This is an optimization exercise on Yosys and OpenROAD, whose aim is small area, a short achievable clock period and few clock cycles, not a production implementation. In this exercise RTL edits were held to simulation tests only and were not proved equivalent to the original. Not every run is shown, and edits may drop behaviour that the tests do not exercise. Power figures rest on the tool's default switching activity, not on a simulated workload.

--- flow/design.v: outline only ---
// module rubik_top: 842 lines
module rubik_top(clk, rst_n, start, init_blue, init_white, init_red, busy, done, result);
  // ...
==> flow/flow/run.sh <==
#!/bin/bash
set -o pipefail
export SETUP_SLACK_MARGIN=5.9
bash standard.sh > standard.log 2>&1
status=$?
# keep ORFS's per-step logs beside this flow's own log
cp -r orfs/logs orfs_logs 2>/dev/null || true
exit $status
==> flow/standard.sh <==
#!/bin/bash
# synth_recipe.tcl (not shown) runs the flow's synth.tcl, then flattens the netlist and writes it again
# the make line also repeats each setting of config.mk as NAME=value (left out here)
make -C /OpenROAD-flow-scripts/flow DESIGN_CONFIG=/design/flow/config.mk WORK_HOME=/design/flow/orfs CLKGATE_MAP_FILE= SYNTH_SCRIPT=/design/flow/synth_recipe.tcl "${@:-finish}"
==> flow/config.mk <==
export PLATFORM = sky130hd
export DESIGN_NAME = rubik_top
export DESIGN_NICKNAME = rubik_top
export VERILOG_FILES = /design/flow/design.v
export SDC_FILE = /design/flow/constraint.sdc
export NUM_CORES = 4
export LEC_CHECK = 0
export CAP_MARGIN = 20
export CELL_PAD_IN_SITES_DETAIL_PLACEMENT = 1
export CORE_MARGIN = 2
export CORE_UTILIZATION = 30
export SLEW_MARGIN = 20
==> flow/constraint.sdc <==
create_clock -name core_clock -period 10.0 [get_ports {clk}]
set_input_delay 2.0000 -clock core_clock [delete_from_list [all_inputs] [get_ports {clk}]]
set_output_delay 2.0000 -clock core_clock [all_outputs]
set_load 0.01 [all_outputs]
Run 1, the metal 4 layer:
Supply wires on this layer in grey.
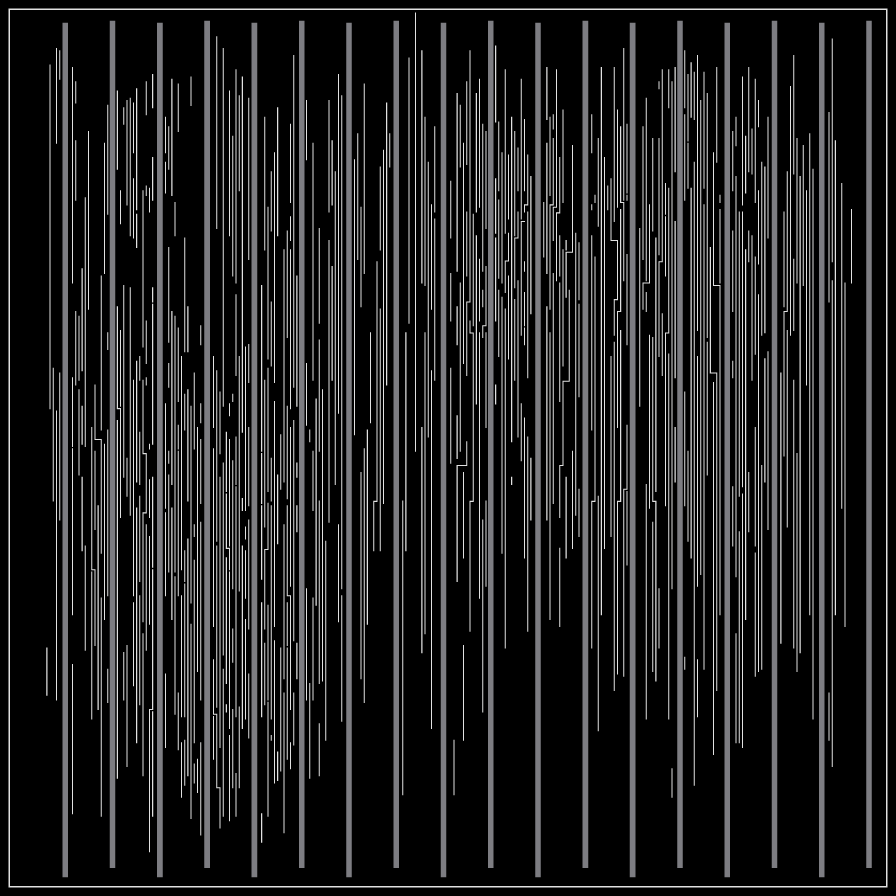
The layer holds 12% of the routed length. The layer carries 19,400 microns of wire. The wires run mostly vertical. 380 nets have wire on it.

Run 1, routed metal per tile:
The bar under the picture is 100 microns long. The die is cut into 25 by 25 equal tiles; black is low, pale yellow is high, scaled to the fullest tile. Values are wire area over tile area, all layers added.
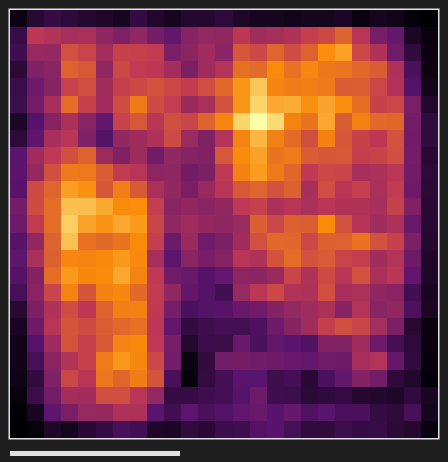
The fullest tile reaches 1.2. 1.1% of the tiles are nearly empty. The mean over all tiles is 0.49. The densest ninth of the die: left middle. 37% of the tiles are over half the peak.
mean routed wirelength per cell: 45.5 microns
GRT Util Overall: 50.5%
total wire length: 164,000 microns
Vias: 28,100

Run 1, path with the least slack:
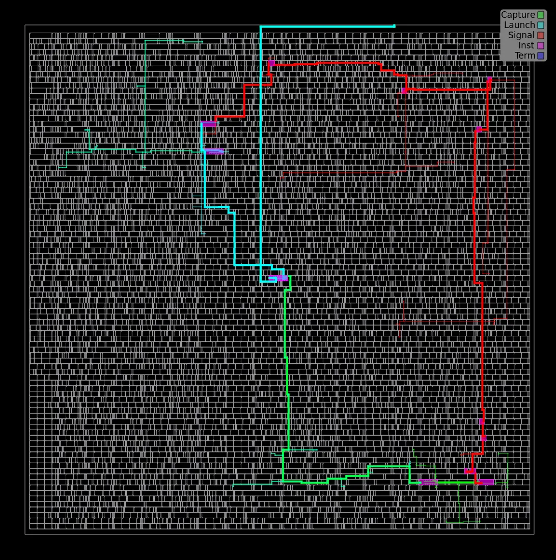
final cell count without fillers: 3,606
setup TNS: 0 ns

==> impl_metrics.csv, run 1 <==
group,metric,value,unit
clock_network,clkSlewWorstSetupHoldPaths,0.07,ns
sta,timing.final.crit_share,43.2,%
placed_design,port_buffers,91,
clock_network,cts_hold_buf,0,
sta,finClkSkew,0.0238,ns
clock_network,numCtsBuffers,17,
setup_path,cp_max_fo,8,
placed_design,gp_congestion,1.16,
grt,grt.overflow.total,0,
floorplan,num_rows,90,
hold_path,hold_depth,0,
sta,hold_viol,0,
synth,syn_inst,2697,
synth,syn-cell-area,0.0184,sq mm
grt,grt_start_max_net_pins,73,
setup_path,end_kind,"register",
synth,async_flop_share,0,%
route,viasPerCell,7.79,
clock_network,clock_sinks,156,
route,firstDrtPassIters,7,
sta,period_minus_slack,4.32,ns
pwr,p_leak,7.86,nW
floorplan,start_util,30.4,%
grt,met1_usage,55.8,%
final_layout,fin_util,37.7,%
placed_design,dpl.hpwl,121000,microns
pwr,total_power,3.22,mW
floorplan,die_h,251,microns
hold_path,hold_path.class,"reg2reg",
final_layout,final_cell_area,0.0228,sq mm
floorplan,die_area,0.0632,sq mm
pwr,peakVddDrop,0.129,mV
grt,met2_usage,74.6,%
clock_network,cts_buffer_depth,2,
setup_path,crit_arrival,4.66,ns
setup_path,worst_setup_path_start_kind,"register",
clock_network,h-tree-depth,4,
setup_path,critPathRequiredTime,10.34,ns
synth,post-synth-top-count-cell,"nand2_1",
final_layout,largest_reg_flops,35,
sta,final_max_slew_viol_count,0,
floorplan,io_pins,101,
synth,yosys-top-cells-count,"306 x nand2_1, 293 x nor2_1, 229 x nor4_1",
final_layout,drive_above_1_share,20.1,%
setup_path,cp_cell_sequence,"and3b_1 -> nand4_1 -> nor3_1 -> nor4_1 -> nand4_1 -> nor4_1 -> nand2_1 -> or4_1",
grt,grt_pass1_vias,27400,
sta,fmax,232,MHz
route,drc,0,
route,first_iter_violations,5152,
sta,setup_violations,0,
synth,yosys.area.top_type,"dfxtp_1",
status,outcome,"no timing/DRC/antenna violations",
route,ant_nets,0,
Testbench counts for the RTL of run 1, summed over its fixed seeds: cycles 475.
==> run 1: repair_timing <==
action,4_1_cts,5_1_grt
endpoints found under the hold margin,0,0
buffers inserted,46,23
gates cloned,4,1
resized for setup,335,174
setup endpoints to repair,57,27
pin swaps,39,37
==> run 1: cell families (layout without fill, tap and decap cells) <==
family / Yosys count / count (layout) / synth area share, %
multiplexers: 75 / 75 / 4.47
buffers and inverters: 232 / 348 / 4.89
AO/OA/AOI/OAI: 470 / 470 / 17.3
other: 0 / 6 / 0
adder cells (fa/ha/maj): 19 / 19 / 1.28
AND/OR/NAND/NOR: 1729 / 1734 / 51.2
flip-flops: 156 / 156 / 20.1
XOR/XNOR: 16 / 16 / 0.763
==> run 1: cells in the final DEF (no fill, tap or decap), drive strengths merged, types with 40 or more instances in the layout <==
cell type,n
nand2,308
nor3,182
nand4,225
inv,48
edfxtp,57
nor4,229
dfxtp,99
a21oi,90
mux2i,55
o21ai,95
nand3,133
nor2,293
nor3b,44
and2,40
buf,214
clkbuf,41
and3,44
==> run 1: routing by layer <==
layer	routed length [microns]	part of all wire, %
met3	21600	13
met5	160	0.098
met1	56000	34
met4	19400	12
met2	66800	41
==> run 1: cell type report <==
type | count | area, sq um
diodes | 6 | 15.0
clock buffers | 18 | 450
clock inverters | 14 | 139
fillers | 7453 | 37700
inverters | 39 | 148
multi-input cells | 2314 | 15200
flip-flops and latches | 156 | 3700
well taps | 782 | 978
repair buffers | 277 | 2170
==> run 1: power breakdown <==
| part | internal [mW] | leakage [nW] | total (mW) | switching, mW |
|---|---|---|---|---|
| Combinational | 0.452 | 6.23 | 1.64 | 1.18 |
| Sequential | 0.760 | 1.34 | 0.913 | 0.153 |
| Clock | 0.346 | 0.288 | 0.671 | 0.325 |
==> run 1: critical path: cells and delay by family, from the launching register on <==
kind,cells,cell delay (ns)
simple gates,8,3.67
flops,1,0.49
==> run 1: per-stage QoR <==
stage	worst slack [ns]	cells
global route	5.84	3601
CTS	5.84	3570
detailed placement	3.66	3488
floorplan	5.90	2697
global placement	3.59	3488
finish	5.68	3606
Run 1, local utilization:
The die is cut into 25 by 25 equal tiles; black is low, pale yellow is high, 0 to 100% covered.
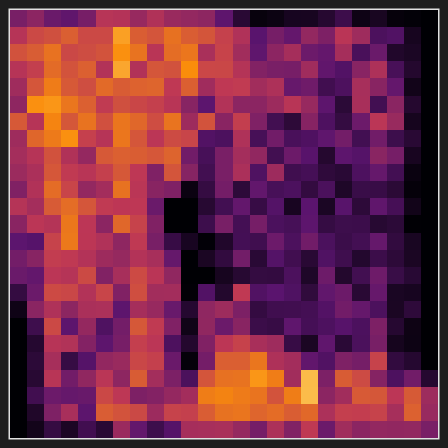

## Run 2: what changed since run 1
--- a/flow/flow/run.sh
+++ b/flow/flow/run.sh
@@ -2,3 +2,3 @@
 set -o pipefail
-export SETUP_SLACK_MARGIN=5.9
+export SETUP_SLACK_MARGIN=6.2
 bash standard.sh > standard.log 2>&1
Run 2, local utilization:
The die is cut into 25 by 25 equal tiles; black is low, pale yellow is high, 0 to 100% covered.
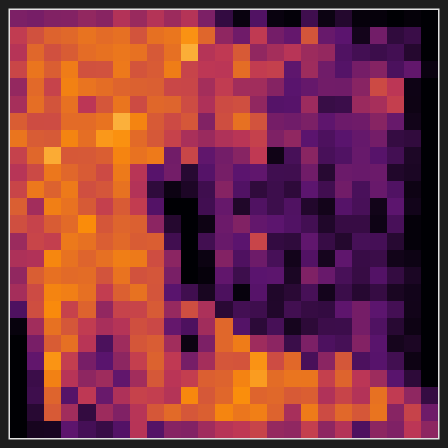
The emptiest ninth of the die: right middle. The mean over all tiles is 38%. 6.6% of the tiles are nearly empty. The fullest tile reaches 83%.
Layout Utilization: 41.4%
core area: 0.0605 sq mm
Starting Density: 30.4%

Run 2, path with the least slack:
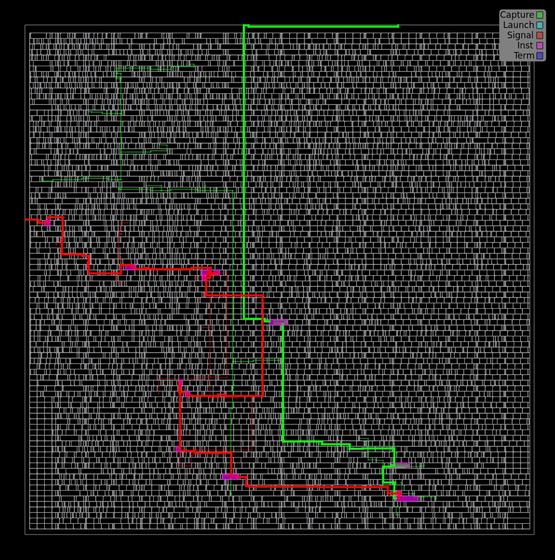
post-route setup slack: 5.90 ns
final cell count without fillers: 3,729

==> run 2 against run 1 <==
Still clean on timing, DRC and antenna; first-iteration DRC count up 0.39%; die area unchanged; worst setup slack better by 0.22 ns; clock-buffer cell count up 1; critical path type is now in2reg.
==> impl_metrics.csv, run 2 <==
group,metric,value,unit
route,ant_nets,0,
clock_network,clkSlewWorstSetupHoldPaths,0.07,ns
sta,hold_viol,0,
setup_path,worst_setup_path_start_kind,"input pin",
setup_path,cp_num_buf_inv,2,
grt,met1_usage,56.9,%
route,drc,0,
final_layout,largest_reg_flops,35,
setup_path,cp_cell_sequence,"buf_4 -> or4b_4 -> buf_4 -> nor2_4 -> nand3_1 -> nand4_1 -> a21oi_1 -> nand4_1 -> nor4_4 -> o22ai_1",
floorplan,die_h,251,microns
sta,fmax,244,MHz
route,viasPerCell,7.90,
clock_network,numCtsBuffers,17,
sta,setup_violations,0,
grt,met2_usage,73.9,%
placed_design,pre_cts_slack,3.59,ns
synth,async_flop_share,0,%
pwr,peakVddDrop,0.151,mV
clock_network,cts_buffer_depth,2,
pwr,p_leak,8.94,nW
synth,syn-cell-area,0.0184,sq mm
status,outcome,"no timing/DRC/antenna violations",
grt,grt.overflow.total,0,
clock_network,clock_sinks,156,
sta,period_minus_slack,4.10,ns
Run 2, routed metal per tile:
The bar under the picture is 100 microns long. The die is cut into 25 by 25 equal tiles; black is low, pale yellow is high, scaled to the fullest tile. Values are wire area over tile area, all layers added.
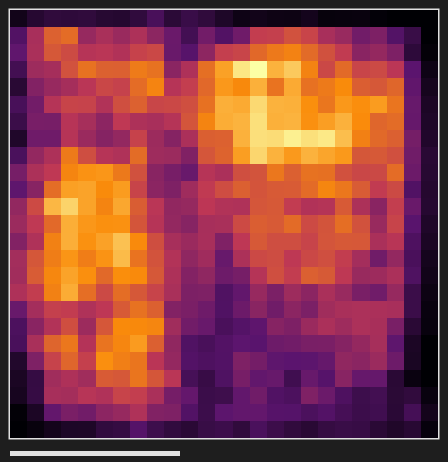
total wire length: 171,000 microns
GRT Util Overall: 51.7%

Run 2, the metal 4 layer:
Supply wires on this layer in grey.
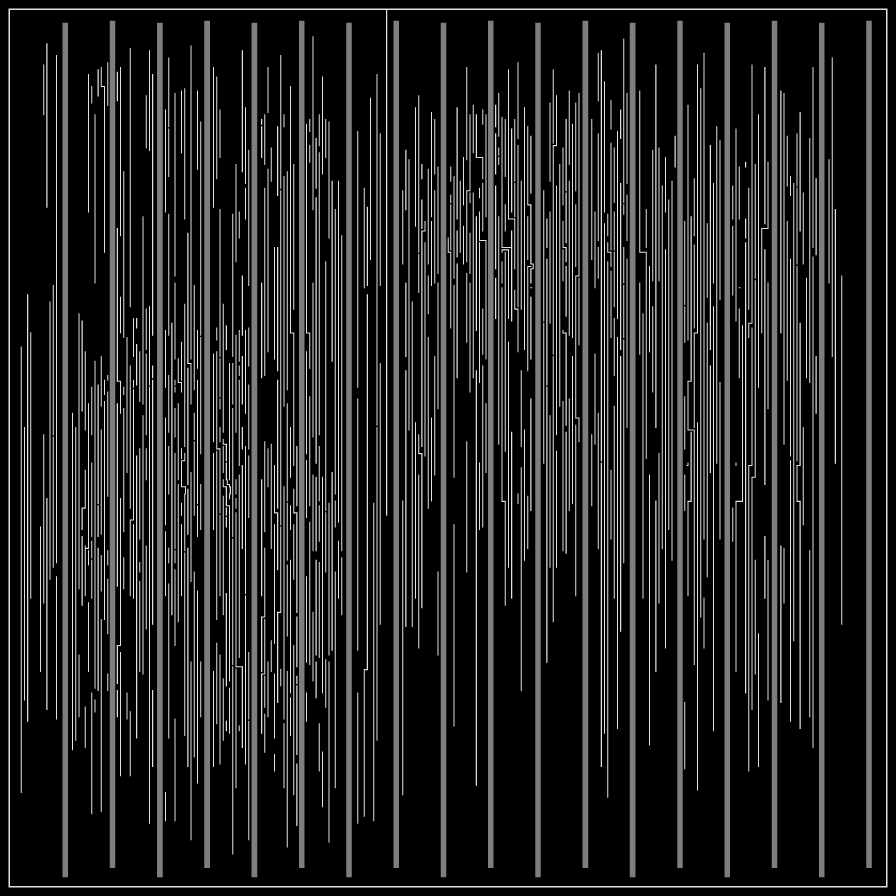
444 nets have wire on it. The layer carries 21.4 mm of wire. The longest straight run is 154 microns.
Vias: 29,400

run 2: cell counts after synthesis:
No cell type changed its count.
run 2: logic make-up after synthesis:
logic type                 Yosys count  share of synthesized area, %
and+or+nand+nor                   1729                          51.2
buffers and inverters              232                          4.89
muxes                               75                          4.47
DFF                                156                          20.1
adders and majority gates           19                          1.28
AOI/OAI and AO/OA                  470                          17.3
xor gates and xnor gates            16                         0.763
run 2: routing by layer:
metal | wire, microns | up-vias | part of all wire (%)
met1 | 57800 | 14100 | 34
met5 | 142 | - | 0.083
met2 | 68200 | 3044 | 40
li1 | - | 11100 | -
met4 | 21400 | 7 | 13
met3 | 23300 | 1263 | 14
run 2: worst register-to-register path: cells and delay by family, from the launching register on:
| kind | cells | cell delay, ns |
|---|---|---|
| flops | 1 | 0.58 |
| compound gates | 1 | 0.99 |
| buf+inv | 1 | 0.22 |
| simple gates | 7 | 2.11 |
run 2: repair_timing:
item / in CTS / in global routing
pin swaps: 86 / 82
gates resized for setup: 616 / 187
cloned: 6 / 1
endpoints found under the setup margin: 67 / 26
hold buffers: 0 / 0
setup buffers: 126 / 64
run 2: final cells by class:
| class | instances | area [sq um] | share of cell area [%] |
|---|---|---|---|
| flip-flops and latches | 156 | 3700 | 14.8 |
| well taps | 782 | 978 | 3.91 |
| multi-input cells | 2312 | 16200 | 64.7 |
| clock inverters | 13 | 128 | 0.510 |
| diodes | 10 | 25.0 | 0.100 |
| inverters | 39 | 150 | 0.600 |
| clock buffers | 19 | 443 | 1.77 |
| repair buffers | 398 | 3410 | 13.6 |
run 2: through the flow:
stage	total power, mW	utilization [%]	cell area (sq um)	cells
floorplan	1.77	-	18700	2697
global placement	2.36	34.3	20800	3483
detailed placement	2.40	34.3	20800	3483
CTS	3.13	39.1	23600	3647
global route	3.35	41.3	25000	3721
finish	3.31	41.4	25000	3729
run 2: where the power goes:
part | total, mW | internal, mW | switching [mW] | leakage (nW)
clock | 0.674 | 0.355 | 0.318 | 0.278
sequential | 0.910 | 0.762 | 0.148 | 1.34
combinational | 1.73 | 0.491 | 1.24 | 7.33
total | 3.31 | 1.61 | 1.70 | 8.94
Run 2, routed clock nets over the placement:
The bar under the picture is 100 microns long.
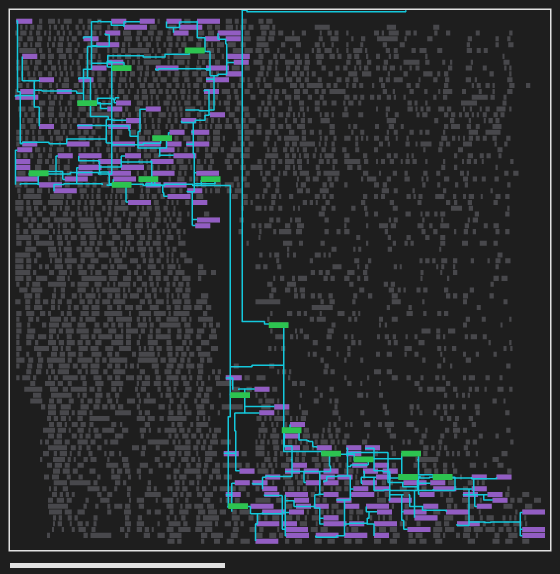

## Run 3: what changed since run 2
--- a/flow/flow/run.sh
+++ b/flow/flow/run.sh
@@ -2,3 +2,3 @@
 set -o pipefail
-export SETUP_SLACK_MARGIN=6.2
+export SETUP_SLACK_MARGIN=5.7
 bash standard.sh > standard.log 2>&1
Run 3, routed clock nets over the placement:
The bar under the picture is 100 microns long.
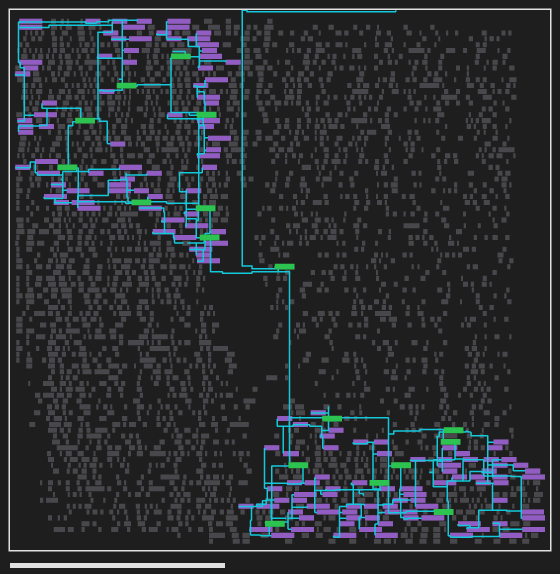
Key: flip-flops = purple [count 156]; clock-net drivers = green [count 17]; clock wires = cyan [length 2,570 microns]
There are 18 routed clock nets.

Run 3, routed metal per tile:
The bar under the picture is 100 microns long. The die is cut into 25 by 25 equal tiles; black is low, pale yellow is high, scaled to the fullest tile. Values are wire area over tile area, all layers added.
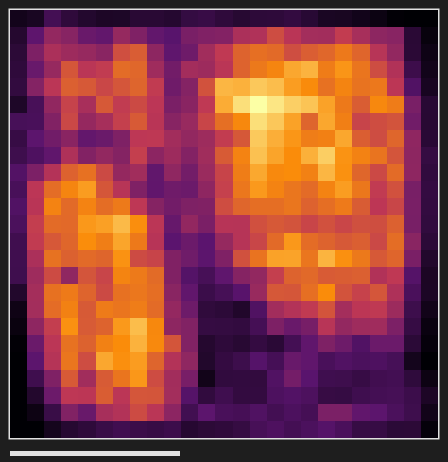
2.1% of the tiles are nearly empty. 41% of the tiles are over half the peak. The fullest tile reaches 1.1. The mean over all tiles is 0.47.

Run 3, the metal 4 layer:
Supply wires on this layer in grey.
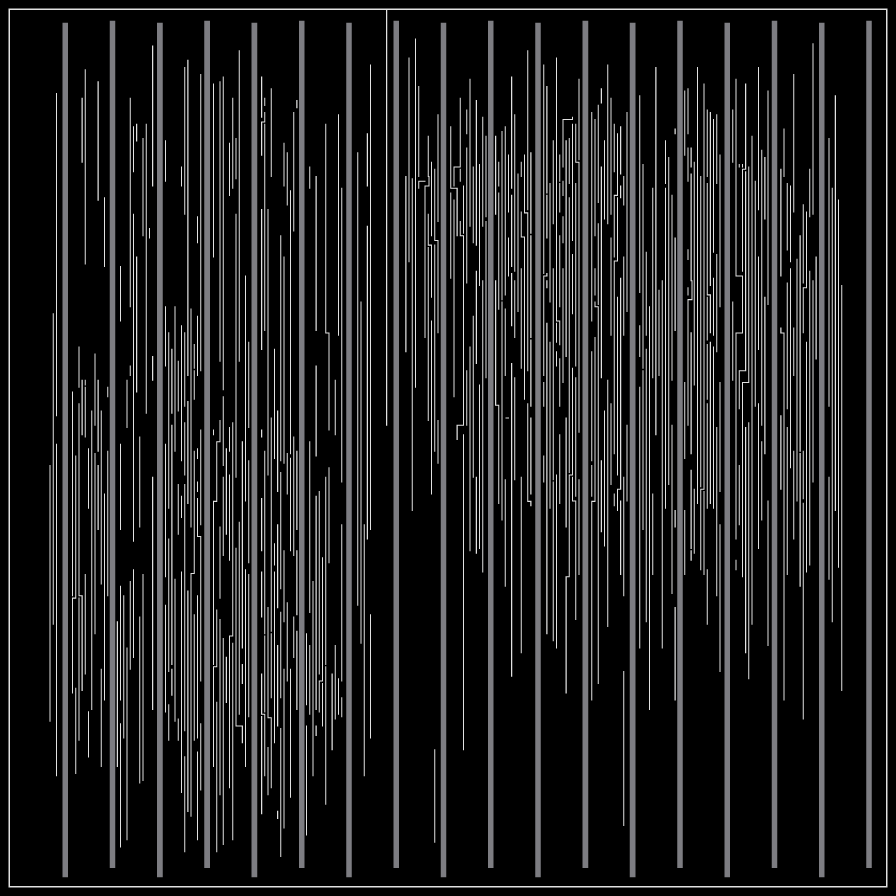
The longest straight run is 140 microns. The wires run mostly vertical. The layer carries 18,100 microns of wire.

Run 3, path with the least slack:
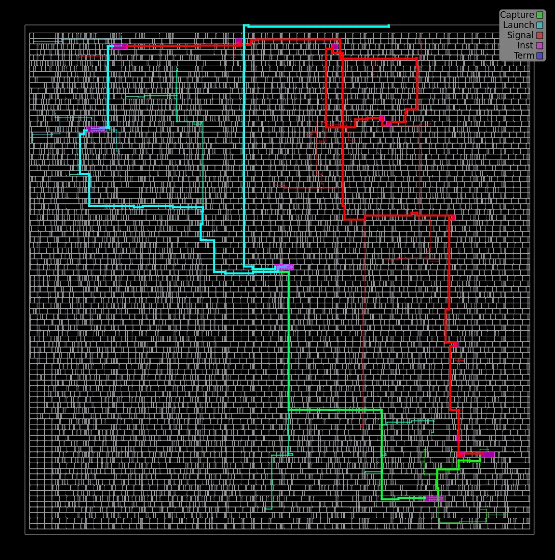
final cell count without fillers: 3,571
post-route setup slack: 5.31 ns
Period minus WS final: 4.69 ns

==> run 3 against run 2 <==
Global-route usage is 2.3 points lower; critical path type is now reg2reg; synthesized area stayed put; clock-buffer cell count is 2 higher; clock skew is 0.0036 ns lower; maximum frequency is 13% lower.
==> impl_metrics.csv, run 3 <==
group,metric,value,unit
synth,async_flop_share,0,%
grt,grt.overflow.total,0,
setup_path,worst_setup_path_start_kind,"register",
sta,fmax,213,MHz
sta,rsz0062_at_grt,"true",
setup_path,crit_arrival,5.11,ns
clock_network,clkSlewWorstSetupHoldPaths,0.08,ns
status,outcome,"no timing/DRC/antenna violations",
floorplan,start_util,30.4,%
final_layout,final_cell_area,0.0223,sq mm
placed_design,port_buffers,91,
final_layout,area_delta_synth_final,21.4,%
pwr,p_leak,7.59,nW
synth,ys.flop_type,"dfxtp_1",
clock_network,clock_sinks,156,
route,viasPerCell,7.77,
route,ant_nets,0,
setup_path,crit_type,"reg2reg",
grt,track_usage,49.3,%
sta,setup_violations,0,
final_layout,fin_util,36.9,%
sta,hold_viol,0,
final_layout,multi_input_area,0.0149,sq mm
final_layout,final-seq-area,0.00369,sq mm
synth,synth_cell_types,84,
clock_network,cts_buffer_depth,2,
clock_network,numCtsBuffers,17,
setup_path,cp_cell_sequence,"nor2b_2 -> nand4_1 -> nor4_1 -> a41oi_1 -> nand3_1 -> nor4_1 -> nand3_1 -> o311a_1",
final_layout,largest_reg_flops,35,
setup_path,cp_num_buf_inv,0,
pwr,peakVddDrop,0.132,mV
route,wirelength,159000,microns
route,drc,0,
route,vias,27700,
floorplan,coreArea,0.0605,sq mm
floorplan,die_h,251,microns
## run 3: cell counts after synthesis
Identical to the previous run, type by type.
## run 3: final cells by class
cell class | instances | area share [%]
Multi-Input combinational cell | 2309 | 66.9
Sequential cell | 156 | 16.6
Timing Repair Buffer | 243 | 8.70
Tap cell | 782 | 4.39
Clock buffer | 21 | 2.16
Inverter | 39 | 0.679
Clock inverter | 11 | 0.527
Antenna cell | 10 | 0.112
## run 3: cell families (layout without fill, tap and decap cells)
group | after synthesis | in the layout | synth area share [%]
muxes | 75 | 75 | 4.47
adders and majority gates | 19 | 19 | 1.28
buffers and inverters | 232 | 314 | 4.89
other | 0 | 10 | 0
DFF | 156 | 156 | 20.1
and+or+nand+nor | 1729 | 1729 | 51.2
AOI/OAI and AO/OA | 470 | 470 | 17.3
xor gates and xnor gates | 16 | 16 | 0.763
## run 3: report_power, final
| part | switching, mW | internal [mW] |
|---|---|---|
| Combinational | 1.19 | 0.450 |
| Clock | 0.311 | 0.378 |
| Sequential | 0.141 | 0.759 |
## run 3: per-layer routing
metal	global-route usage [%]	vias to the layer above	share of wire [%]
met3	22.2	1000	13
li1	-	10700	-
met4	42.1	10	11
met2	70.0	2634	40
met5	3.24	-	0.042
met1	56.0	13400	35
## run 3: what timing repair did
item                                    CTS  global route
pin swaps                                21            13
buffers inserted                         28            18
endpoints found under the setup margin   15            21
resized for setup                       220           117
## run 3: stage by stage
stage               total power, mW  instances  setup slack, ns  hold WS [ns]
global route                   3.31       3565             5.65         0.332
global placement               2.41       3477             3.51         0.311
CTS                            3.12       3537             5.67         0.329
detailed placement             2.41       3477             3.50         0.313
finish                         3.23       3571             5.31         0.328
floorplan                      1.76       2697             5.71         0.310
Run 3, local utilization:
The die is cut into 25 by 25 equal tiles; black is low, pale yellow is high, 0 to 100% covered.
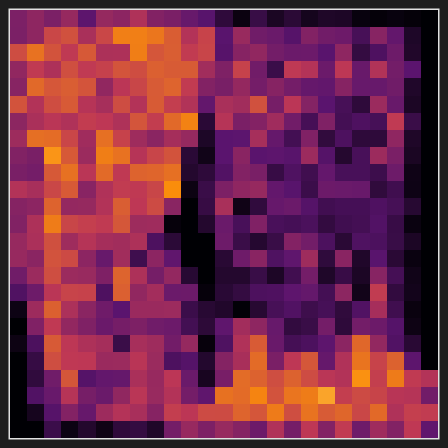

## Run 4: what changed since run 3
--- a/flow/flow/run.sh
+++ b/flow/flow/run.sh
@@ -2,3 +2,3 @@
 set -o pipefail
-export SETUP_SLACK_MARGIN=5.7
+export SETUP_SLACK_MARGIN=5.9
 bash standard.sh > standard.log 2>&1
--- a/flow/config.mk
+++ b/flow/config.mk
@@ -11,2 +11,4 @@
 export CORE_UTILIZATION = 30
+export CTS_BUF_LIST = sky130_fd_sc_hd__clkbuf_4 sky130_fd_sc_hd__clkbuf_8
+export CTS_CLUSTER_SIZE = 40
 export SLEW_MARGIN = 20
Run 4, local utilization:
The die is cut into 25 by 25 equal tiles; black is low, pale yellow is high, 0 to 100% covered.
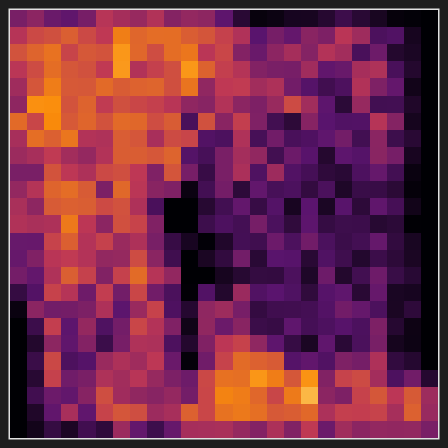
Layout Utilization: 37.1%

Run 4, path with the least slack:
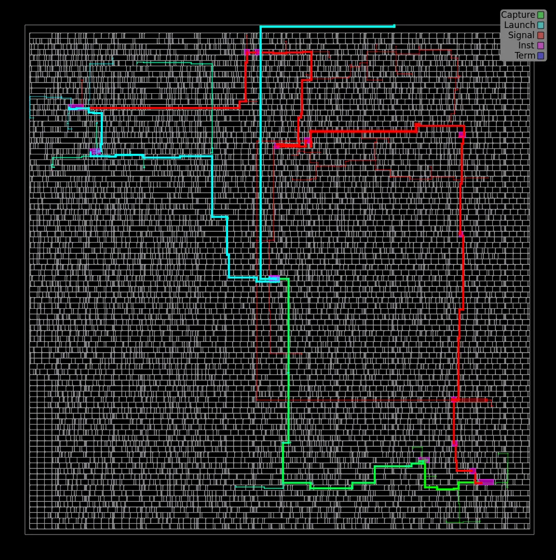
final cell count without fillers: 3,601
post-route setup slack: 5.71 ns
Period minus WS final: 4.29 ns

Run 4, the metal 4 layer:
Supply wires on this layer in grey.
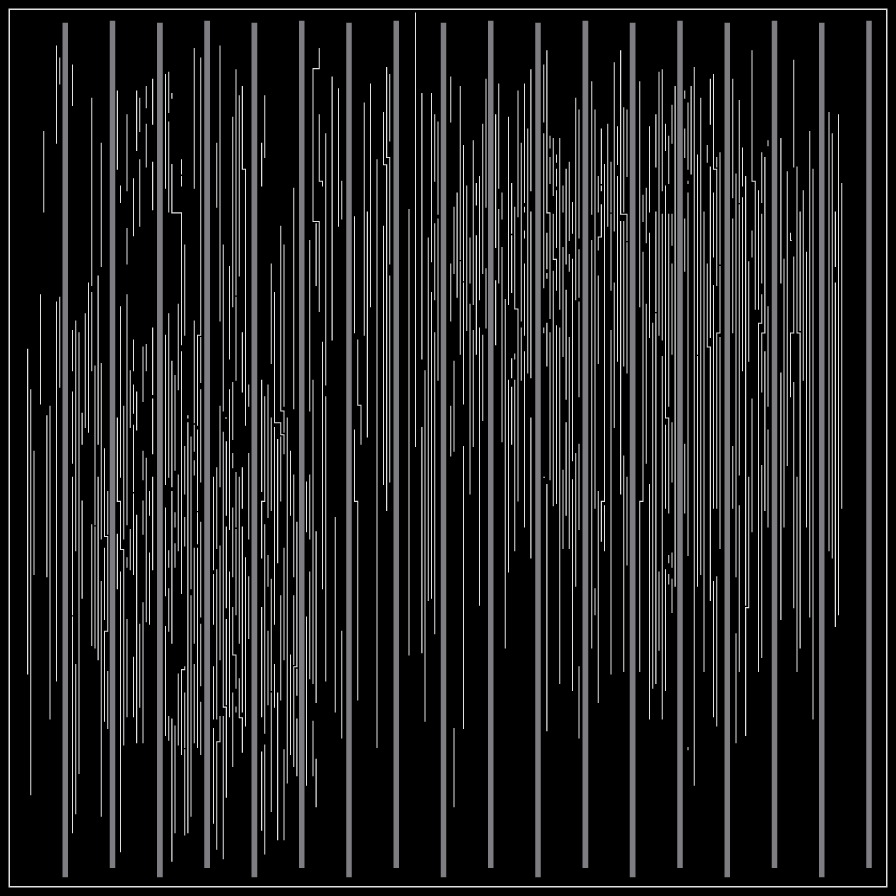
Vias: 28,000
total wire length: 163,000 microns

Run 4, routed metal per tile:
The bar under the picture is 100 microns long. The die is cut into 25 by 25 equal tiles; black is low, pale yellow is high, scaled to the fullest tile. Values are wire area over tile area, all layers added.
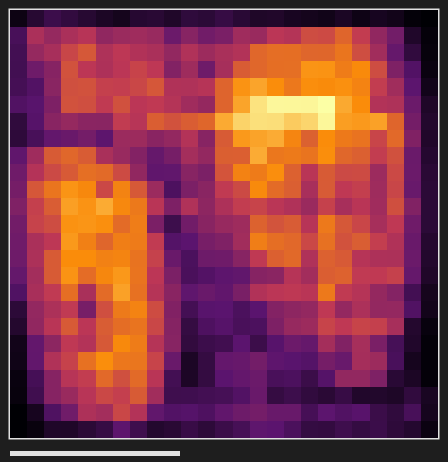
37% of the tiles are over half the peak. The densest ninth of the die: left middle. The fullest tile reaches 1.2. 1.4% of the tiles are nearly empty.

==> run 4 against run 3 <==
Combinational power hardly changed; power is 5.5% lower; global-route usage is 0.98 points higher; cell count is 0.84% higher; flip-flop and latch count stayed put; largest power group unchanged; routed wire length is 2.7% higher; sequential power is 2% higher; clock power is 26% lower.
==> impl_metrics.csv, run 4 <==
group,metric,value,unit
grt,grt.overflow.total,0,
route,top_layer_used,"met5",
placed_design,port_buffers,91,
clock_network,numCtsBuffers,17,
synth,synth.area.mux_share,4.47,%
final_layout,largest_reg_flops,35,
setup_path,crit_type,"reg2reg",
synth,synth_compound_area_share,17.3,%
floorplan,start_util,30.4,%
pwr,total_power,3.05,mW
placed_design,dpl.cell_count,3488,
pwr,peakVddDrop,0.132,mV
route,viasPerCell,7.76,
pwr,seqPwrFrac,30.0,%
pwr,power_frac_comb,53.2,%
route,wl_met1,56100,microns
pwr,switchingPower,1.64,mW
route,ant_nets,0,
synth,synth_cell_types,84,
pwr,intPower,1.42,mW
final_layout,multi_input_area,0.0151,sq mm
final_layout,area_delta_synth_final,22.2,%
floorplan,coreArea,0.0605,sq mm
status,outcome,"no timing/DRC/antenna violations",
grt,track_usage,50.3,%
synth,synth_xor_area_share,0.763,%
synth,synthSimpleGateAreaFrac,51.2,%
sta,setup_violations,0,
floorplan,die_h,251,microns
setup_path,worst_setup_path_start_kind,"register",
pwr,p_leak,7.70,nW
setup_path,crit_arrival,4.70,ns
synth,synth_top_family_by_area,"simple AND/OR/NAND/NOR gates",
route,met3_length,21500,microns
clock_network,cts_buffer_depth,2,
sta,hold_viol,0,
final_layout,final-seq-area,0.00370,sq mm
clock_network,clock_sinks,156,
clock_network,clkSlewWorstSetupHoldPaths,0.11,ns
[run 4: cell counts after synthesis]
Identical to the previous run, type by type.
[run 4: power groups by stage]
stage               clock, mW  combinational [mW]  sequential (mW)
finish                  0.513                1.63            0.916
global route            0.542                1.65            0.925
CTS                     0.518                1.50            0.903
detailed placement          0                1.48            0.917
global placement            0                1.47            0.908
floorplan                   0               0.938            0.819
[run 4: final cells by class]
class                   count  share of cell area (%)
inverters                  39                   0.658
flip-flops and latches    156                    16.5
multi-input cells        2313                    67.4
clock inverters            15                   0.753
repair buffers            269                    9.16
clock buffers              17                    1.04
diodes                     10                   0.111
well taps                 782                    4.36
[run 4: what timing repair did]
| item | in CTS | in global routing |
|---|---|---|
| buffers inserted | 38 | 23 |
| resized for setup | 295 | 165 |
| endpoints found under the setup margin | 31 | 29 |
| gates cloned | 2 | 2 |
| pin swaps | 34 | 32 |
[run 4: per-stage QoR]
step           instance area (sq um)  util (%)  setup slack (ns)  hold WS [ns]
2_1_floorplan                  18400         -              5.90         0.310
3_3_place_gp                   20600      34.0              3.59         0.310
3_5_place_dp                   20600      34.1              3.66         0.313
4_1_cts                        21900      36.3              5.87         0.333
5_1_grt                        22400      37.1              5.83         0.334
6_report                       22400      37.1              5.71         0.330
[run 4: logic make-up after synthesis]
logic type / Yosys count
AND/OR/NAND/NOR: 1729
AO/OA/AOI/OAI: 470
buffers and inverters: 232
flip-flops: 156
multiplexers: 75
adder cells (fa/ha/maj): 19
XOR/XNOR: 16
[run 4: critical path: stages (launching register included)]
cell and delay [ns]:
dfxtp_1 0.56, nor2_2 0.05, buf_4 0.30, nand4_1 0.41
or4_1 0.65, nor4b_1 0.60, nand3_1 0.30, or3_1 0.39
or3_1 0.39, or4_1 0.47
[run 4: routing by layer]
layer | up-vias | GRT usage (%)
li1 | 10800 | -
met1 | 13500 | 55.3
met2 | 2680 | 73.7
met3 | 1008 | 21.3
met4 | 14 | 45.0
met5 | - | 2.93
Run 4, routed clock nets over the placement:
The bar under the picture is 100 microns long.
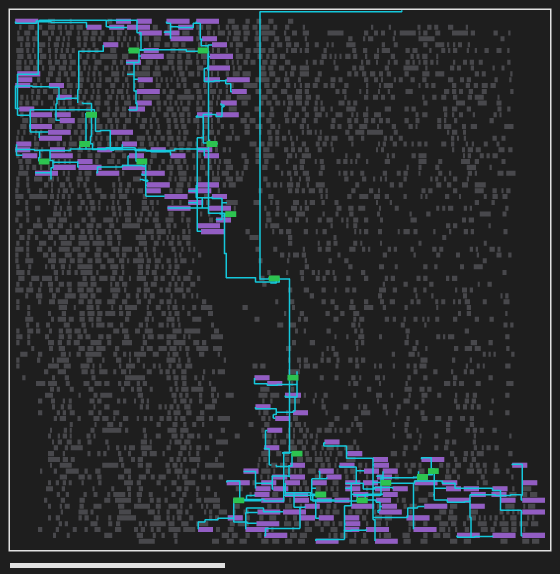

==> run 5: too many edits to list; what changed since run 4 <==
flow/design.v: 842 -> 841 lines; modules unchanged: 0
  rubik_top: edited, 842 -> 841 lines
==> flow/run.sh (new file) <==
#!/bin/bash
# synth_recipe.tcl (not shown) runs the flow's synth.tcl, then flattens the netlist and writes it again
# the make line also repeats each setting of config.mk as NAME=value (left out here)
make -C /OpenROAD-flow-scripts/flow DESIGN_CONFIG=/design/flow/config.mk WORK_HOME=/design/flow/orfs CLKGATE_MAP_FILE= SYNTH_SCRIPT=/design/flow/synth_recipe.tcl finish
==> flow/config.mk (replaced) <==
export PLATFORM = sky130hd
export DESIGN_NAME = rubik_top
export DESIGN_NICKNAME = rubik_top
export VERILOG_FILES = /design/flow/design.v
export SDC_FILE = /design/flow/constraint.sdc
export NUM_CORES = 4
export LEC_CHECK = 0
export CAP_MARGIN = 20
export CORE_MARGIN = 2
export CORE_UTILIZATION = 30
export SETUP_SLACK_MARGIN = 5
export SLEW_MARGIN = 20
removed: flow/flow/run.sh
removed: flow/standard.sh
Run 5, routed clock nets over the placement:
The bar under the picture is 100 microns long.
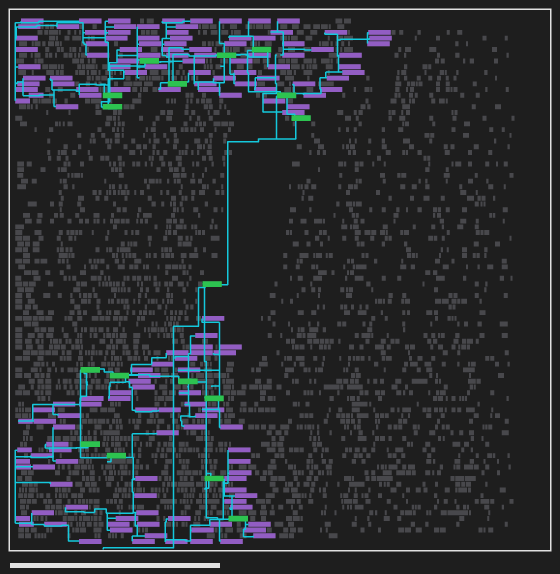
Key: clock-net drivers = green [count 17]; flip-flops = purple [count 156]; clock wires = cyan [length 2,350 microns]
There are 18 routed clock nets.

Run 5, path with the least slack:
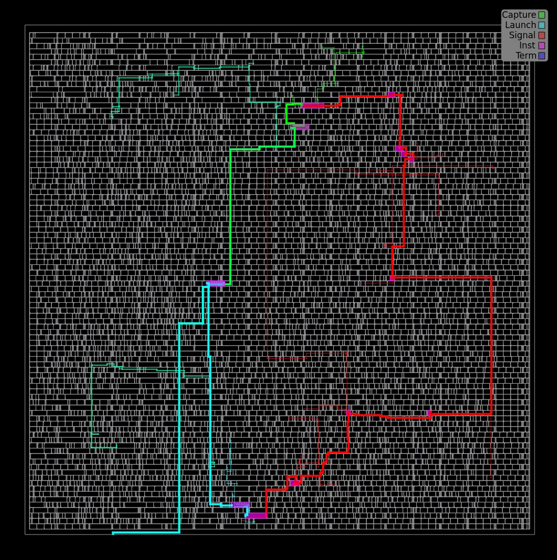
Layout Utilization: 35.2%
Period minus WS final: 5.22 ns
post-route setup slack: 4.78 ns
final cell count without fillers: 3,621

Run 5, the metal 4 layer:
Supply wires on this layer in grey.
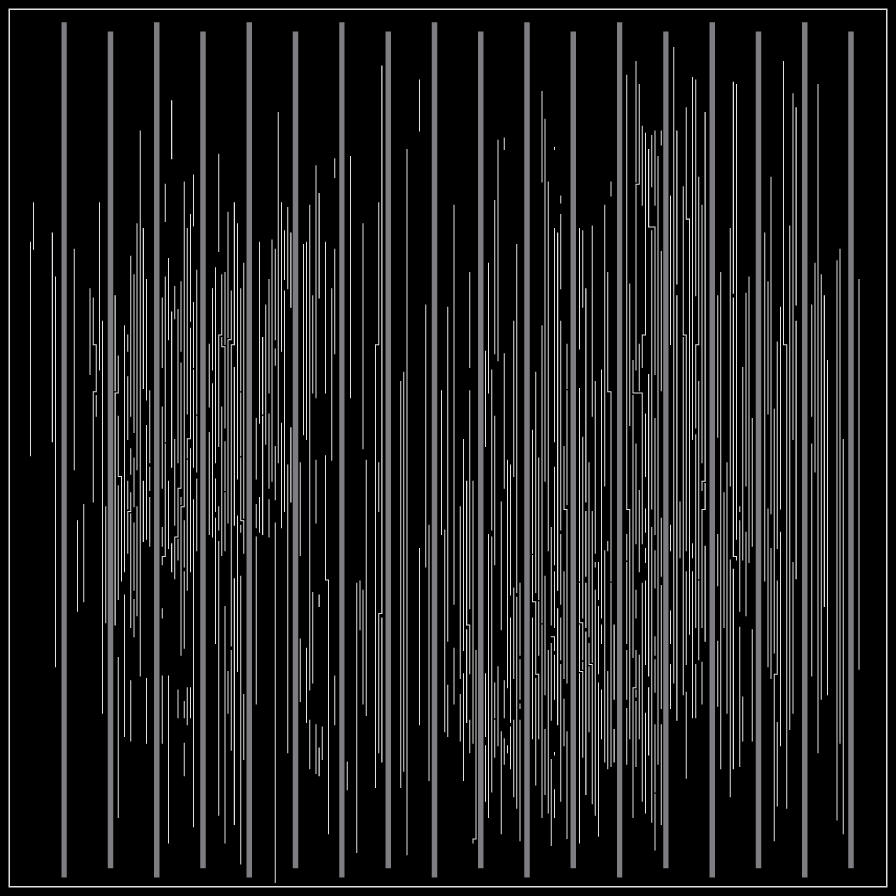
The wires run mostly vertical. The layer holds 12% of the routed length.

Run 5, routed metal per tile:
The bar under the picture is 100 microns long. The die is cut into 26 by 26 equal tiles; black is low, pale yellow is high, scaled to the fullest tile. Values are wire area over tile area, all layers added.
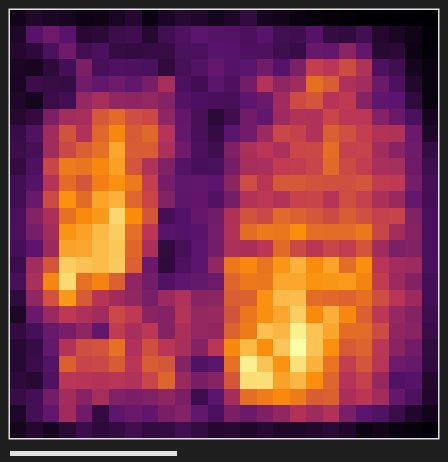
mean routed wirelength per cell: 43.4 microns
Vias: 26,800
GRT Util Overall: 46.9%
total wire length: 157,000 microns

==> run 5 against run 4 <==
Worst setup slack worse by 0.93 ns; design area is 0.99% lower; clock power is 24% higher; clock-buffer cell count is 2 higher; non-clock buffer count is 67 lower; routed wire length is 3.6% lower; cell count is 0.56% higher; maximum frequency is 18% lower; global-route usage is 3.4 points lower.
==> impl_metrics.csv, run 5 <==
group,metric,value,unit
sta,fmax,192,MHz
synth,synth_cell_types,97,
placed_design,dpl.hpwl,116000,microns
clock_network,cts_root_buffer,"clkbuf_16",
placed_design,gp_congestion,1.14,
final_layout,drive_above_1_share,10.2,%
synth,async_flop_share,0,%
status,outcome,"no timing/DRC/antenna violations",
clock_network,worstSkewPairLatency,0.47,ns
route,ant_nets,0,
route,viasPerCell,7.41,
grt,grt_pass1_wl,215000,microns
floorplan,die_h,257,microns
route,firstDrtPassIters,12,
floorplan,coreArea,0.0631,sq mm
synth,synthTopCellsByArea,"edfxtp_1 23%, nand2_1 6.9%, nor2_1 6.5%, nand4_1 5.7%, nor4_1 5.3%",
synth,syn_inst,2725,
pwr,power_density,110,mW/mm^2
synth,synthesis.nets,2818,
floorplan,start_util,30.4,%
sta,fin_setup_tns,0,ns
grt,antenna_found_initial,13,
setup_path,crit_arrival,5.48,ns
pwr,p_leak,7.47,nW
clock_network,clock_sinks,156,
setup_path,worst_setup_path_start_kind,"register",
clock_network,numCtsBuffers,17,
final_layout,final_cell_area,0.0222,sq mm
sta,hold_viol,0,
clock_network,clkSlewWorstSetupHoldPaths,0.07,ns
placed_design,port_buffers,91,
grt,grt.overflow.total,0,
final_layout,area_delta_synth_final,15.9,%
sta,rsz0062_at_grt,"true",
setup_path,ff2ff_path_depth,8,
synth,yosys.area.top_type,"edfxtp_1",
grt,grt_pass1_vias,25300,
sta,whs,0.416,ns
sta,timing.final.crit_share,52.2,%
synth,synth_top_area_share,23.2,%
pwr,total_power,2.45,mW
clock_network,h-tree-depth,4,
sta,final_max_slew_viol_count,0,
sta,setup_violations,0,
floorplan,num_rows,92,
clock_network,cts_buffer_depth,2,
floorplan,io_pins,101,
synth,ys.flop_type,"edfxtp_1",
floorplan,die_x,257,microns
synth,post-synth-top-count-cell,"nand2_1",
placed_design,pre_cts_slack,4.23,ns
pwr,peakVddDrop,0.143,mV
sta,slew_headroom,6.95,%
final_layout,largest_reg_flops,35,
placed_design,dpl_cell_area,0.0213,sq mm
route,drc,0,
synth,synth_edf_count,148,
route,first_iter_violations,5364,
setup_path,crit_type,"reg2reg",
setup_path,cp_max_fo,13,
Testbench counts for the RTL of run 5, summed over its fixed seeds: cycles 475.
-- run 5: stage by stage --
step | instances | util, %
after floorplan | 2725 | -
after detailed placement | 3571 | 33.8
final | 3621 | 35.2
after global placement | 3571 | 33.8
after global routing | 3614 | 35.2
after CTS | 3603 | 34.7
-- run 5: kinds of logic after synthesis --
group | synth area share (%)
AO/OA/AOI/OAI | 18.2
XOR/XNOR | 0.640
adder cells (fa/ha/maj) | 1.23
buffers and inverters | 5.19
flip-flops | 24.0
multiplexers | 4.75
AND/OR/NAND/NOR | 45.9
-- run 5: what timing repair did --
item / CTS / global route
buffers inserted: 0 / 0
endpoints found under the setup margin: 10 / 11
resized for setup: 8 / 13
-- run 5: report_power, final --
part           total, mW  internal, mW  switching (mW)
clock network      0.634         0.337           0.297
logic              0.961         0.285           0.675
registers          0.859         0.794          0.0658
-- run 5: per-layer routing --
layer,wire length (microns),track usage (%)
met1,53900,52.3
met2,64100,68.4
met3,20100,19.0
met4,19100,42.0
met5,63,0.512
-- run 5: area by class of cell --
| cell class | instances | area, sq um |
|---|---|---|
| well taps | 846 | 1060 |
| flip-flops and latches | 156 | 4600 |
| multi-input cells | 2320 | 14000 |
| clock inverters | 13 | 103 |
| fillers | 7001 | 40900 |
| repair buffers | 202 | 1770 |
| inverters | 57 | 216 |
| clock buffers | 19 | 454 |
| diodes | 8 | 20.0 |
-- run 5: worst max-delay path, cell delays in order (launching register included) --
cell and delay, ns:
edfxtp_1 0.68, nor3b_2 0.71, and2_0 0.93, nand3_1 0.89, nor4_1 1.00, or3_1 0.27
or4_1 0.12, nor4bb_1 0.07, a41oi_1 0.34
Run 5, local utilization:
The die is cut into 26 by 26 equal tiles; black is low, pale yellow is high, 0 to 100% covered.
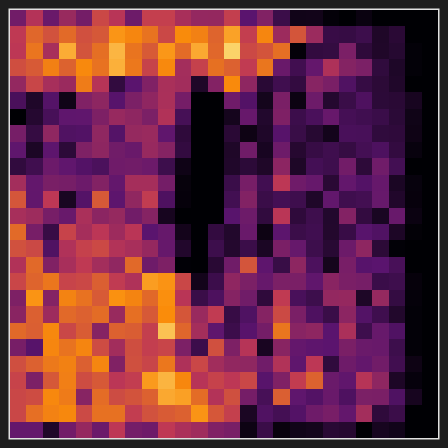

## Run 6: what changed since run 5
--- a/flow/design.v
+++ b/flow/design.v
@@ -821,2 +821,10 @@
 always @(posedge clk) begin
+  W <= load ? s0c : VE;
+  H <= load ? 9'd0 : nH; Lc <= load ? 2'd0 : nLc; i <= load ? 2'd1 : ni; step <= load ? 2'd0 : nstep; x <= load ? 3'd0 : nx;
+  chk <= load | last; chk_end <= ~load & hend; chk_k <= load ? 3'd3 : 3'd3 + {1'b0,Lc} + {1'b0,i}; chk_H <= load ? 9'd0 : H;
+  h1r <= ~load & chk & hit1; l1r <= l1; endr <= ~load & chk & chk_end; kr <= chk_k; Hr <= chk_H;
+  found <= ~load & (found | better);
+  if (load) s0p <= s0c;
+end
+always @(posedge clk) begin
   if (!rst_n) begin
@@ -824,12 +832,5 @@
   end else if (load) begin
-    s0p <= s0c; W <= s0c;
-    H <= 9'd0; Lc <= 2'd0; i <= 2'd1; step <= 2'd0; x <= 3'd0; found <= 1'b0;
-    chk <= 1'b1; chk_end <= 1'b0; chk_k <= 3'd3; chk_H <= 9'd0;
-    h1r <= 1'b0; endr <= 1'b0;
     res <= t0v; valid <= hit0; busy_r <= ~hit0;
   end else if (busy_r) begin
-    W <= VE; H <= nH; Lc <= nLc; i <= ni; step <= nstep; x <= nx;
-    chk <= last; chk_end <= hend; chk_k <= 3'd3 + {1'b0,Lc} + {1'b0,i}; chk_H <= H;
-    h1r <= chk & hit1; l1r <= l1; endr <= chk & chk_end; kr <= chk_k; Hr <= chk_H;
-    if (better) begin res <= {kr, 3'd0, Hr, l1r}; found <= 1'b1; end
+    if (better) res <= {kr, 3'd0, Hr, l1r};
     if (endr) begin
==> flow/flow/run.sh (new file) <==
#!/bin/bash
set -o pipefail
export SETUP_SLACK_MARGIN=5.9
bash standard.sh > standard.log 2>&1
status=$?
# keep ORFS's per-step logs beside this flow's own log
cp -r orfs/logs orfs_logs 2>/dev/null || true
exit $status
==> flow/standard.sh (new file) <==
#!/bin/bash
# synth_recipe.tcl (not shown) runs the flow's synth.tcl, then flattens the netlist and writes it again
# the make line also repeats each setting of config.mk as NAME=value (left out here)
make -C /OpenROAD-flow-scripts/flow DESIGN_CONFIG=/design/flow/config.mk WORK_HOME=/design/flow/orfs CLKGATE_MAP_FILE= SYNTH_SCRIPT=/design/flow/synth_recipe.tcl "${@:-finish}"
--- a/flow/config.mk
+++ b/flow/config.mk
@@ -10,3 +10,2 @@
 export CORE_UTILIZATION = 30
-export SETUP_SLACK_MARGIN = 5
 export SLEW_MARGIN = 20
removed: flow/run.sh
Run 6, local utilization:
The die is cut into 25 by 25 equal tiles; black is low, pale yellow is high, 0 to 100% covered.
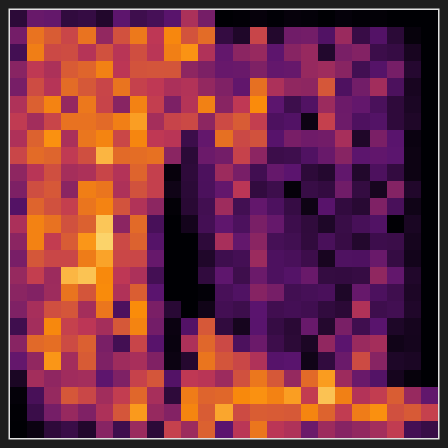
The densest ninth of the die: left middle. 2.9% of the tiles are over 75% full. The mean over all tiles is 35%. The fullest tile reaches 91%.

Run 6, the metal 4 layer:
Supply wires on this layer in grey.
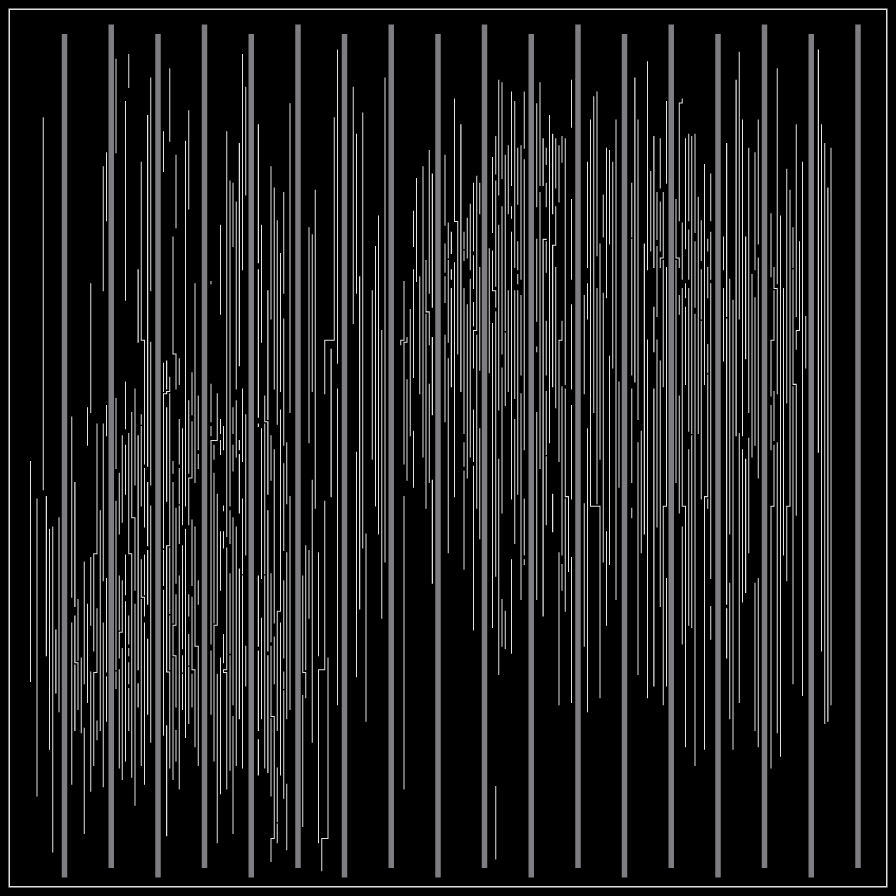
The layer holds 12% of the routed length. The layer carries 19,400 microns of wire. 354 nets have wire on it. The wires run mostly vertical. The longest straight run is 169 microns.
Vias: 28,300
total wire length: 162,000 microns

Run 6, routed clock nets over the placement:
The bar under the picture is 100 microns long.
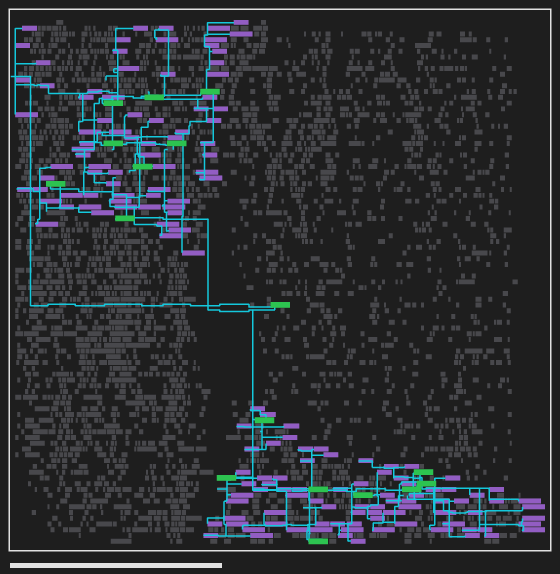
Clock Skew: 0.0236 ns
Clk. pwr: 0.667 mW
Clock power frac: 19.2%
Worst-Skew Late Latency: 0.48 ns

Run 6, routed metal per tile:
The bar under the picture is 100 microns long. The die is cut into 25 by 25 equal tiles; black is low, pale yellow is high, scaled to the fullest tile. Values are wire area over tile area, all layers added.
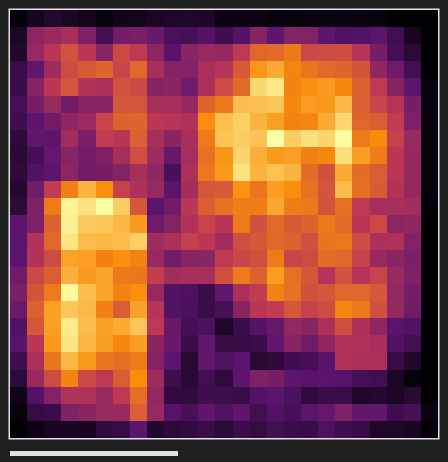
5.1% of the tiles are nearly empty. The fullest tile reaches 1.1. The mean over all tiles is 0.47.

==> run 6 against run 5 <==
Still clean on timing, DRC and antenna; die area down 1.6%; critical path depth up 1; via count up 5.4%; global-route usage up 2.0 points; clock-buffer cell count up 4; sequential power up 6.8%; non-clock buffer count up 86; design area up 7.0%; first-iteration DRC count down 0.24%; maximum frequency up 19%; synthesized area down 1.6%; largest cell class unchanged; largest power group unchanged.
==> impl_metrics.csv, run 6 <==
group,metric,value,unit
placed_design,port_buffers,91,
synth,synth_edf_count,57,
sta,rsz0062_at_grt,"true",
floorplan,num_rows,91,
synth,synthesis.nets,2864,
final_layout,final_cell_area,0.0238,sq mm
floorplan,die_x,255,microns
clock_network,numCtsBuffers,17,
synth,post-synth-top-count-cell,"nor2_1",
pwr,peakVddDrop,0.125,mV
setup_path,critPathMaxStageDelay,0.87,ns
synth,ys.flop_type,"dfxtp_1",
synth,async_flop_share,0,%
status,outcome,"no timing/DRC/antenna violations",
sta,final_max_slew_viol_count,0,
route,firstDrtPassIters,14,
setup_path,critical-path-top-delay-family,"simple AND/OR/NAND/NOR gates",
synth,synth_cell_types,95,
grt,antenna_found_initial,14,
floorplan,io_pins,101,
floorplan,die_h,255,microns
clock_network,cts_root_buffer,"clkbuf_16",
setup_path,cp_num_buf_inv,1,
setup_path,crit_arrival,4.78,ns
setup_path,worst_setup_path_start_kind,"register",
setup_path,crit_type,"reg2reg",
pwr,intPower,1.68,mW
placed_design,pre_cts_slack,4.03,ns
setup_path,crit_cells,9,
final_layout,nFillCells,6743,
pwr,power_density,146,mW/mm^2
route,drc,0,
sta,slew_headroom,4.97,%
sta,timing.final.crit_share,43.7,%
pwr,p_leak,8.28,nW
final_layout,fin_util,38.4,%
setup_path,cp_cell_sequence,"nor3b_2 -> buf_4 -> nand4_1 -> nor4_4 -> or4_1 -> nand4b_1 -> nor4_1 -> nand3_1 -> or4_1",
pwr,switchingPower,1.79,mW
sta,fmax,229,MHz
synth,synthTopCellsByArea,"dfxtp_1 11%, edfxtp_1 9.1%, nor4_1 7.7%, nand4_1 7.1%, nor2_1 6.3%",
Testbench counts for the RTL of run 6, summed over its fixed seeds: cycles 475.
run 6: cell types whose count changed after synthesis, sizes merged, moves of 17 or more:
cell	delta
edfxtp	-91
buf	+26
mux2i	-18
nor4	+71
nand2b	+20
nand2	-50
a21oi	-24
o21ai	-34
dfxtp	+91
nand3	-20
nor2	-17
nand4	+44
run 6: kinds of logic after synthesis:
group,count (synthesis),share of synthesized area [%]
mux,64,3.76
fa+ha+maj,19,1.25
buf+inv,278,6.00
simple gates,1709,49.2
compound gates,529,19.5
xor+xnor,16,0.743
flops,156,19.6
run 6: timing repair:
action / in CTS / in global routing
pin swaps: 21 / 47
gates resized for setup: 254 / 208
cloned: 7 / 5
endpoints found under the setup margin: 26 / 29
hold buffers: 0 / 0
buffers inserted: 30 / 39
run 6: layout make-up:
cell class / instances / area [sq um] / share of cell area [%]
Sequential cell: 156 / 3700 / 15.5
Inverter: 52 / 200 / 0.842
Antenna cell: 8 / 20.0 / 0.0842
Tap cell: 837 / 1050 / 4.41
Multi-Input combinational cell: 2337 / 15400 / 64.8
Clock buffer: 23 / 510 / 2.15
Clock inverter: 9 / 72.6 / 0.305
Timing Repair Buffer: 288 / 2820 / 11.9
run 6: per-layer routing:
| metal | part of all wire, % | global-route usage [%] | vias to the layer above |
|---|---|---|---|
| met5 | 0.14 | 1.05 | - |
| met4 | 12 | 43.1 | 16 |
| met3 | 15 | 23.1 | 1049 |
| met2 | 39 | 68.6 | 2897 |
| met1 | 34 | 55.0 | 13300 |
| li1 | - | - | 11000 |
run 6: power groups by stage:
stage / clock network, mW / registers [mW] / logic, mW
finish: 0.667 / 0.917 / 1.89
floorplan: 0 / 0.829 / 1.10
global route: 0.695 / 0.929 / 1.93
CTS: 0.672 / 0.909 / 1.73
global placement: 0 / 0.916 / 1.71
detailed placement: 0 / 0.922 / 1.68

separate check: timing with driven ports:
How much do the figures lean on ideal ports? The routed layouts below were timed once more, with nothing changed but the port constraints.
Step 1, drivers: a clkbuf_16 drives clk and a buf_2 each remaining input, both assumed.
Step 2 adds t to the input delays and takes it off the output delays; t is the mean of the earliest and latest rising clock arrival at the registers after step 1. Input paths then give back, and output paths get back, about the clock's delay inside the block.
a / b / c = ideal / step 1 / step 2; a / b = the first two.
run	shift t [ns]	setup slack, ns	hold slack, ns	worst slew at a driven data input, ns
run 1	0.526	5.685 / 5.685 / 5.189	0.322 / 0.322 / 0.322	0.04
run 2	0.535	5.903 / 5.932 / 5.397	0.328 / 0.328 / 0.328	0.06
run 3	0.532	5.314 / 5.314 / 5.103	0.328 / 0.328 / 0.328	0.04
run 4	0.582	5.711 / 5.711 / 5.257	0.330 / 0.330 / 0.330	0.04
run 5	0.516	4.781 / 4.781 / 4.312	0.416 / 0.416 / 0.416	0.05
run 6	0.535	5.628 / 5.628 / 5.298	0.316 / 0.316 / 0.316	0.04
After both steps setup and hold are still met in every run listed. For run 2, which loses most, drivers alone change the setup slack by +0.029 ns; drivers and shift together by -0.506 ns.
